From an optimization exercise on the open Yosys and OpenROAD flow, aimed at small area, a short achievable clock period and few clock cycles per item; shortcuts taken in it are not production practice.
Only simulation tests tie the RTL to the original design; equivalence was not proved.
Power figures rest on the tool's default switching activity, not on a simulated workload.

**design.v**
```verilog
`timescale 1ns / 1ps
`default_nettype none
module booth_mult8 (
    input  wire                  clk,
    input  wire                  rst_n,
    input  wire                  start,
    input  wire signed [7:0]     multiplicand,
    input  wire signed [7:0]     multiplier,
    input  wire [1:0]            sign_mode,
    output wire signed [15:0]    product,
    output wire                  done
);
    localparam integer WIDTH = 8;
    localparam integer SHIFT_BITS = 9;
    localparam integer ACC_WIDTH = 11;
    localparam integer REG_WIDTH = 21;
    reg active;
    reg signed [REG_WIDTH-1:0] prod_reg;
    reg [3:0] iter_shift;
    reg signed [ACC_WIDTH-1:0] m_3x_reg;
    reg signed [ACC_WIDTH-1:0] mcand_ext_reg;
    wire sign_bit_a = sign_mode[1] & multiplicand[WIDTH-1];
    wire signed [ACC_WIDTH-1:0] mcand_extended = { {(ACC_WIDTH-WIDTH){sign_bit_a}}, multiplicand };
    wire signed [ACC_WIDTH-1:0] calc_3x = mcand_extended + (mcand_extended <<< 1);
    wire sign_bit_b = sign_mode[0] & multiplier[WIDTH-1];
    wire [REG_WIDTH-1:0] prod_reg_init = {
        {ACC_WIDTH{1'b0}},
        {(SHIFT_BITS-WIDTH){sign_bit_b}},
        multiplier,
        1'b0
    };
    wire [3:0] booth_bits = prod_reg[3:0];
    wire signed [ACC_WIDTH-1:0] acc_upper = prod_reg[REG_WIDTH-1 : SHIFT_BITS+1];
    reg sel_1x, sel_2x, sel_3x, sel_4x;
    always @(*) begin
        sel_1x = (booth_bits == 4'b0001) || (booth_bits == 4'b0010) ||
                 (booth_bits == 4'b1101) || (booth_bits == 4'b1110);
        sel_2x = (booth_bits == 4'b0011) || (booth_bits == 4'b0100) ||
                 (booth_bits == 4'b1011) || (booth_bits == 4'b1100);
        sel_3x = (booth_bits == 4'b0101) || (booth_bits == 4'b0110) ||
                 (booth_bits == 4'b1001) || (booth_bits == 4'b1010);
        sel_4x = (booth_bits == 4'b0111) || (booth_bits == 4'b1000);
    end
    wire inv = booth_bits[3] & ~(&booth_bits[2:0]);
    wire signed [ACC_WIDTH-1:0] m_1x = mcand_ext_reg;
    wire signed [ACC_WIDTH-1:0] m_2x = mcand_ext_reg <<< 1;
    wire signed [ACC_WIDTH-1:0] m_4x = mcand_ext_reg <<< 2;
    reg signed [ACC_WIDTH-1:0] mag_sel;
    always @(*) begin
        mag_sel = ({ACC_WIDTH{sel_1x}} & m_1x) |
                  ({ACC_WIDTH{sel_2x}} & m_2x) |
                  ({ACC_WIDTH{sel_3x}} & m_3x_reg) |
                  ({ACC_WIDTH{sel_4x}} & m_4x);
    end
    wire signed [ACC_WIDTH-1:0] operand_inv = mag_sel ^ {ACC_WIDTH{inv}};
    wire signed [ACC_WIDTH-1:0] sum_result  = acc_upper + operand_inv + { {(ACC_WIDTH-1){1'b0}}, inv };
    assign done = iter_shift[0] && active;
    assign product = prod_reg[16:1];
    always @(posedge clk or negedge rst_n) begin
        if (!rst_n) begin
            active         <= 1'b0;
            iter_shift     <= 4'b0;
            prod_reg       <= {REG_WIDTH{1'b0}};
            m_3x_reg       <= {ACC_WIDTH{1'b0}};
            mcand_ext_reg  <= {ACC_WIDTH{1'b0}};
        end else begin
            if (active) begin
                if (iter_shift[0]) begin
                    active <= 1'b0;
                end else begin
                    prod_reg   <= { {3{sum_result[ACC_WIDTH-1]}}, sum_result, prod_reg[SHIFT_BITS:3] };
                    iter_shift <= iter_shift >> 1;
                end
            end else if (start) begin
                active        <= 1'b1;
                iter_shift    <= 4'b1000;
                mcand_ext_reg <= mcand_extended;
                m_3x_reg      <= calc_3x;
                prod_reg      <= prod_reg_init;
            end
        end
    end
endmodule
`default_nettype wire
`timescale 1ns / 1ps
`default_nettype none
module booth_radix8_multiplier #(
    parameter integer WIDTH = 16
)(
    input  wire                         clk,
    input  wire                         rst_n,
    input  wire                         start,
    input  wire signed [WIDTH-1:0]      multiplicand,
    input  wire signed [WIDTH-1:0]      multiplier,
    input  wire [1:0]                   sign_mode,
    output reg  signed [2*WIDTH-1:0]    product,
    output reg                          done,
    output wire                         busy
);
    wire [7:0] a_low  = multiplicand[7:0];
    wire [7:0] a_high = multiplicand[15:8];
    wire [7:0] b_low  = multiplier[7:0];
    wire [7:0] b_high = multiplier[15:8];
    reg        mult_start;
    wire [3:0] mult_done;
    wire signed [15:0] p0, p1, p2, p3;
    localparam IDLE = 1'b0;
    localparam WAIT = 1'b1;
    reg state;
    reg [1:0] original_sign_mode;
    assign busy = (state != IDLE);
    booth_mult8 mult0 (
        .clk(clk), .rst_n(rst_n), .start(mult_start),
        .multiplicand(a_low), .multiplier(b_low), .sign_mode(2'b00),
        .product(p0), .done(mult_done[0])
    );
    booth_mult8 mult1 (
        .clk(clk), .rst_n(rst_n), .start(mult_start),
        .multiplicand(a_high), .multiplier(b_low), .sign_mode({original_sign_mode[1], 1'b0}),
        .product(p1), .done(mult_done[1])
    );
    booth_mult8 mult2 (
        .clk(clk), .rst_n(rst_n), .start(mult_start),
        .multiplicand(a_low), .multiplier(b_high), .sign_mode({1'b0, original_sign_mode[0]}),
        .product(p2), .done(mult_done[2])
    );
    booth_mult8 mult3 (
        .clk(clk), .rst_n(rst_n), .start(mult_start),
        .multiplicand(a_high), .multiplier(b_high), .sign_mode(original_sign_mode),
        .product(p3), .done(mult_done[3])
    );
    reg signed [31:0] result_temp;
    wire s1 = p1[15] & original_sign_mode[1];
    wire s2 = p2[15] & original_sign_mode[0];
    wire signed [17:0] sum_p1_p2 = {{2{s1}}, p1} + {{2{s2}}, p2};
    wire signed [23:0] base_upper = {p3, p0[15:8]};
    wire signed [23:0] mid_extended = {{6{sum_p1_p2[17]}}, sum_p1_p2};
    wire signed [23:0] res_upper = base_upper + mid_extended;
    always @(*) begin
        result_temp = {res_upper, p0[7:0]};
    end
    always @(posedge clk or negedge rst_n) begin
        if (!rst_n) begin
            state              <= IDLE;
            mult_start         <= 1'b0;
            done               <= 1'b0;
            product            <= 32'b0;
            original_sign_mode <= 2'b00;
        end else begin
            done <= 1'b0;
            case (state)
                IDLE: begin
                    if (start) begin
                        original_sign_mode <= sign_mode;
                        mult_start         <= 1'b1;
                        state              <= WAIT;
                    end
                end
                WAIT: begin
                    mult_start <= 1'b0;
                    if (&mult_done) begin
                        product <= result_temp;
                        done    <= 1'b1;
                        state   <= IDLE;
                    end
                end
            endcase
        end
    end
endmodule
`default_nettype wire
```
**run.sh**
```bash
#!/bin/bash
# synth_recipe.tcl (not shown) runs the flow's synth.tcl, then flattens the netlist and writes it again
# the make line also repeats each setting of config.mk as NAME=value (left out here)
make -C /OpenROAD-flow-scripts/flow DESIGN_CONFIG=/design/flow/config.mk WORK_HOME=/design/flow/orfs CLKGATE_MAP_FILE= SYNTH_SCRIPT=/design/flow/synth_recipe.tcl finish
```
**config.mk**
```make
export PLATFORM = sky130hd
export DESIGN_NAME = booth_radix8_multiplier
export DESIGN_NICKNAME = booth_radix8_multiplier
export VERILOG_FILES = /design/flow/design.v
export SDC_FILE = /design/flow/constraint.sdc
export NUM_CORES = 4
export LEC_CHECK = 0
export CAP_MARGIN = 20
export CORE_MARGIN = 2
export CORE_UTILIZATION = 40
export SLEW_MARGIN = 20
```
**constraint.sdc**
```tcl
create_clock -name core_clock -period 7.0 [get_ports {clk}]
set_input_delay 1.4000 -clock core_clock [delete_from_list [all_inputs] [get_ports {clk}]]
set_output_delay 1.4000 -clock core_clock [all_outputs]
set_load 0.01 [all_outputs]
```
### Cell density map

19 x 19 tiles, from dark purple (low) to yellow (high), 0 to 100% covered.
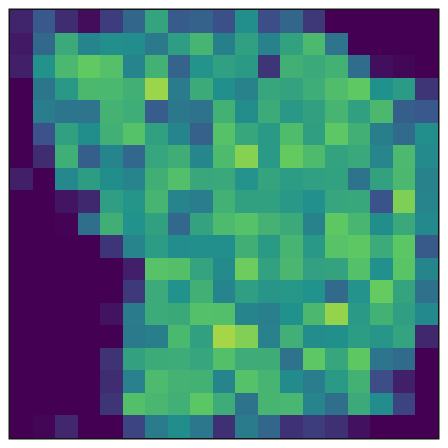
emptiest ninth of the die: lower left
nearly empty tiles: 18%
mean over tiles: 41%

### Placed cells, one colour a class

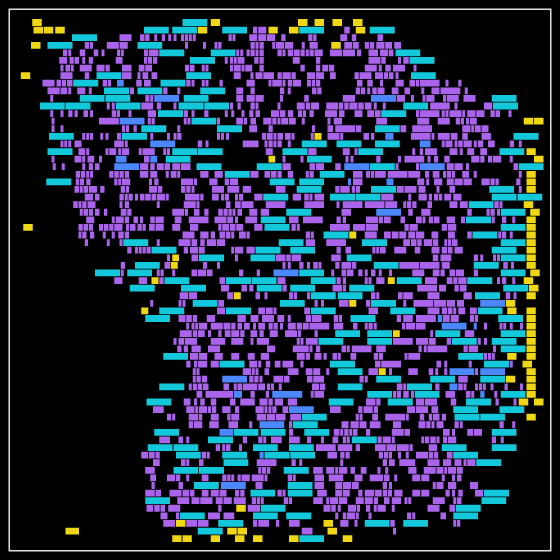
[blue] clock drivers and dummy loads | cells: 32 | share of their area: 3.7%
[yellow] remaining buffers and delay cells | cells: 82 | share of their area: 5.2%
[cyan] sequential cells | cells: 199 | share of their area: 32%
[purple] combinational and other logic | cells: 1378 | share of their area: 59%

### Pin placement

Bar = 50 um. Pins as bars across the die edge, other pins in grey.
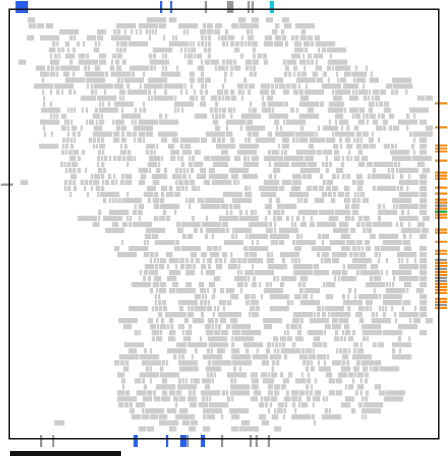
[blue] multiplicand | pins: 16 | direction: input | edge: 8 bottom, 8 top
[green] busy | pins: 1 | direction: output | edge: right
[orange] product | pins: 32 | direction: output | edge: right
[cyan] sign_mode | pins: 2 | direction: input | edge: top
all pins by edge: 39 right, 16 top, 15 bottom, 1 left
Die Wd: 193.5 um
I/O Buffers: 70
overall die height: 193.5 um

==> summary.txt <==
outcome: finished clean
Tcrit/Tclk final: 0.6401
Crit Path Max Fanout: 20
delay-heaviest family, CP: compound AO/OA/AOI/OAI gates
clk sinks: 199
fin. max-slew vios: 0
Comb power frac: 0.675
top cell type's share of synthesized area: 0.3466
worst-skew pair later-pin latency: 0.46 ns
# fillers: 3496
met3 Usage GRT: 0.02667
met1 Use GR: 0.2964
H-Tree Depth: 4
Mean Syn Cell Area: 8.640 um^2
max cap viols: 0
DRT Pass-1 Iters: 10
Layout non-clock buf frac: 0.04983
Worst setup SP type: flop
Final nets: 1820
worst clock skew: 0.01098 ns
Slew HR: 0.3467
clock share of power: 0.107
Post-CTS Hold Fix Bufs: 0
met2 Track Usage GR: 0.3118
count leader, synth: nand2_1
vias in the first global route: 11350
top_reg_cell synth: dfrtp_1
WHS Endpoint: product[12]
GP Congestion: 0.8613
commonest non-fill, non-tap cell in the layout: nand2_1
Met2 Wirelength: 16850 um
layout cells sized above 1: 0.05145
detailed placement HPWL: 28280 um
worst-path cell chain: nor2b_1, nor2_8, mux2_4, a221oi_2, a21oi_1, a311o_1, a22o_1, ha_1, nand2b_1, a21oi_1, nor3_1, o31ai_1, xor2_1, or3_1, o21ai_1
Syn Nets: 1805
final setup fails: 0
Num CTS Buffers: 17
core area: 0.03548 mm^2
largest family of logic cells by synthesized area: compound AO/OA/AOI/OAI gates
non-filler instance count after layout: 2152
grt total ovfl: 0
top sig layer: met4
synth top area cells: dfrtp_1, nand2_1, ha_1
flip-flop and latch area: 0.004980 mm^2
area fraction in compound gates after synthesis: 0.2346
pin count of the biggest net entering global routing: 76
maximum vdd drop: 0.2425 mV
Slowest Stage Delay on Critical Path: 0.75 ns
clock-net power: 0.989 mW
post-synthesis mux area share: 0.04877
Setup WS pre-CTS: 2.576 ns
clock buf count: 20
Tightest Hold Check Type: reg2reg
clock tree cell share of total cell area: 0.03531
count of unique library cells instantiated by Yosys: 86
sequential cell count: 199
Critical Path RT: 7.38 ns
depth of the worst hold-timing path: 2
RR Endpoint: mult0.prod_reg[19]
DRC viols: 0
area of the multi-input gates: 0.008707 mm^2
inverter count: 86
Post-synth EDFFs: 0
total setup buffers inserted after CTS: 0
Seq/total area: 0.3123
slowest CP cell: dfrtp_1
unrepaired setup endpoints after global routing: false
largest register by flop count: product
sequential power: 2.01 mW
Slew @ Worst Pin: 0.9799 ns
CP Capture Point: mult0.prod_reg[19]
CTS Root Cell: clkbuf_16
Syn Inst Count: 1663
r2r startpoint: mult0.prod_reg[2]
top power group: combinational logic
Hold Fails Final Rpt: 0
global-route wire length before repair: 61350 um
maximum clock path buffer count: 2
met1 WL: 18880 um
Antenna Nets Post-Route: 0
initial core utilization: 0.4049
register area share after synthesis: 0.3466
R2R depth: 15
worst setup path class: reg2reg
yosys warns: 2
clock-pin slew on the worst setup and hold paths: 0.07 ns
Testbench counts, summed over its fixed seeds: cycles 19,208, items 3,200.
### Cells by drive strength

Bar = 50 um.
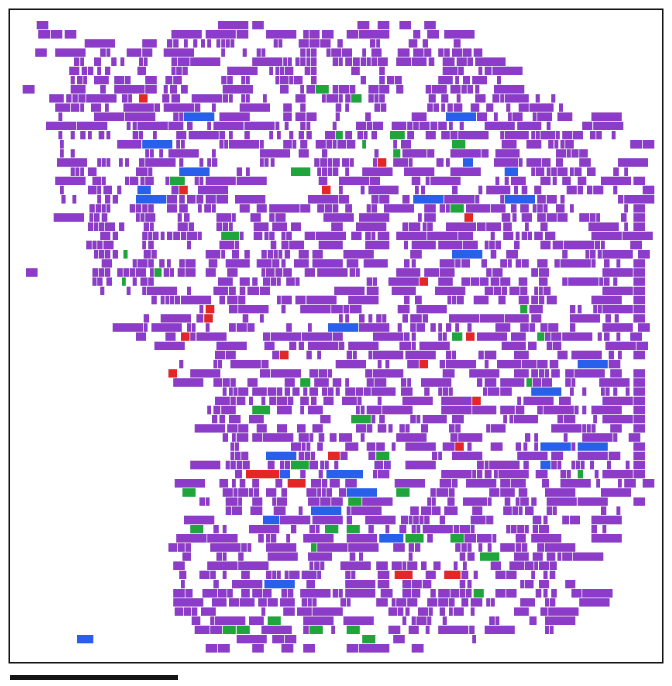
[blue] _6 and larger | cells: 26 | share: 1.5% | most used: clkbuf_16
[red] _3 and _4 cells | cells: 20 | share: 1.2% | most used: buf_4
[purple] _0 and _1 cells | cells: 1604 | share: 95% | most used: nand2_1
[green] _2 cells | cells: 41 | share: 2.4% | most used: mux2_2
setup ws final: 2.519 ns
Area growth syn-to-layout: 10.97%
Finished Cell Area: 0.01594 mm^2
Non-CTS buffers: 82

### Wires after detailed routing

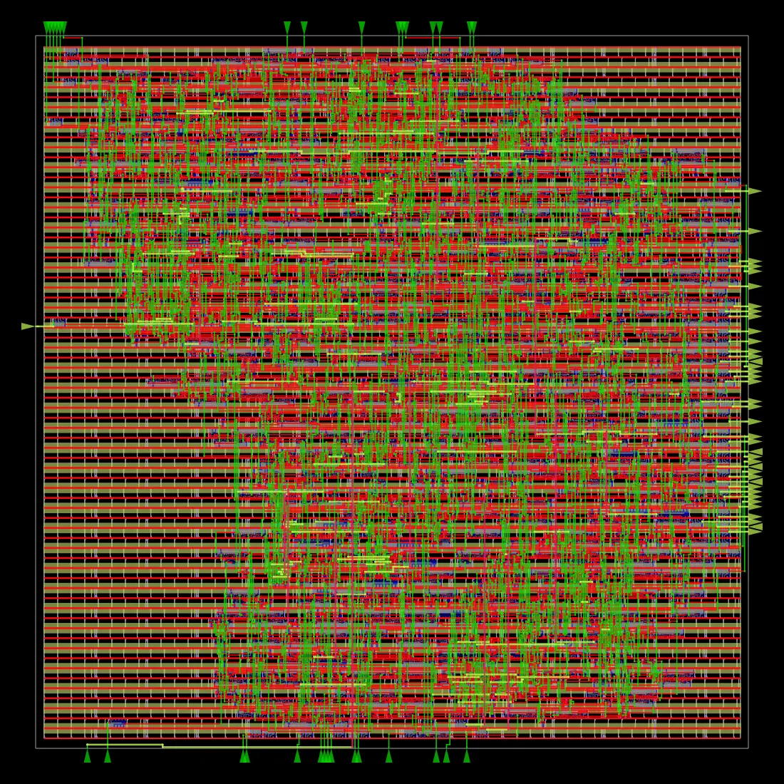
via count: 12097
Overall Global Routing Usage: 0.2016
Post-Route WL: 37640 um
routed length per instance: 17.49 um

[afterwards: timing with drivers on the ports]
The flow's constraints put no driver on any port. The routed layout listed below was extracted and timed again, unchanged, in two steps. Step 1, drivers: a clkbuf_16 drives clk and a buf_2 each remaining input, both assumed. Step 2 moves the port delays by t, midway between the first and last clock arrival at a register: inputs arrive t later, outputs are due t later. That takes back most of the time a late clock gives input paths. Slacks: ideal / step 1 / step 2; pairs: ideal / step 1.
t, ns: 0.504
setup slack, ns: 2.519 / 2.519 / 2.519
worst setup path at the end: register to register
clock arrival spread, ns: 0.011 / 0.011
slew at the worst register clock pin (ns): 0.08 / 0.08
After both steps setup and hold are still met in this run. For this run, drivers alone change the setup slack by 0.000 ns; drivers and shift together by 0.000 ns.
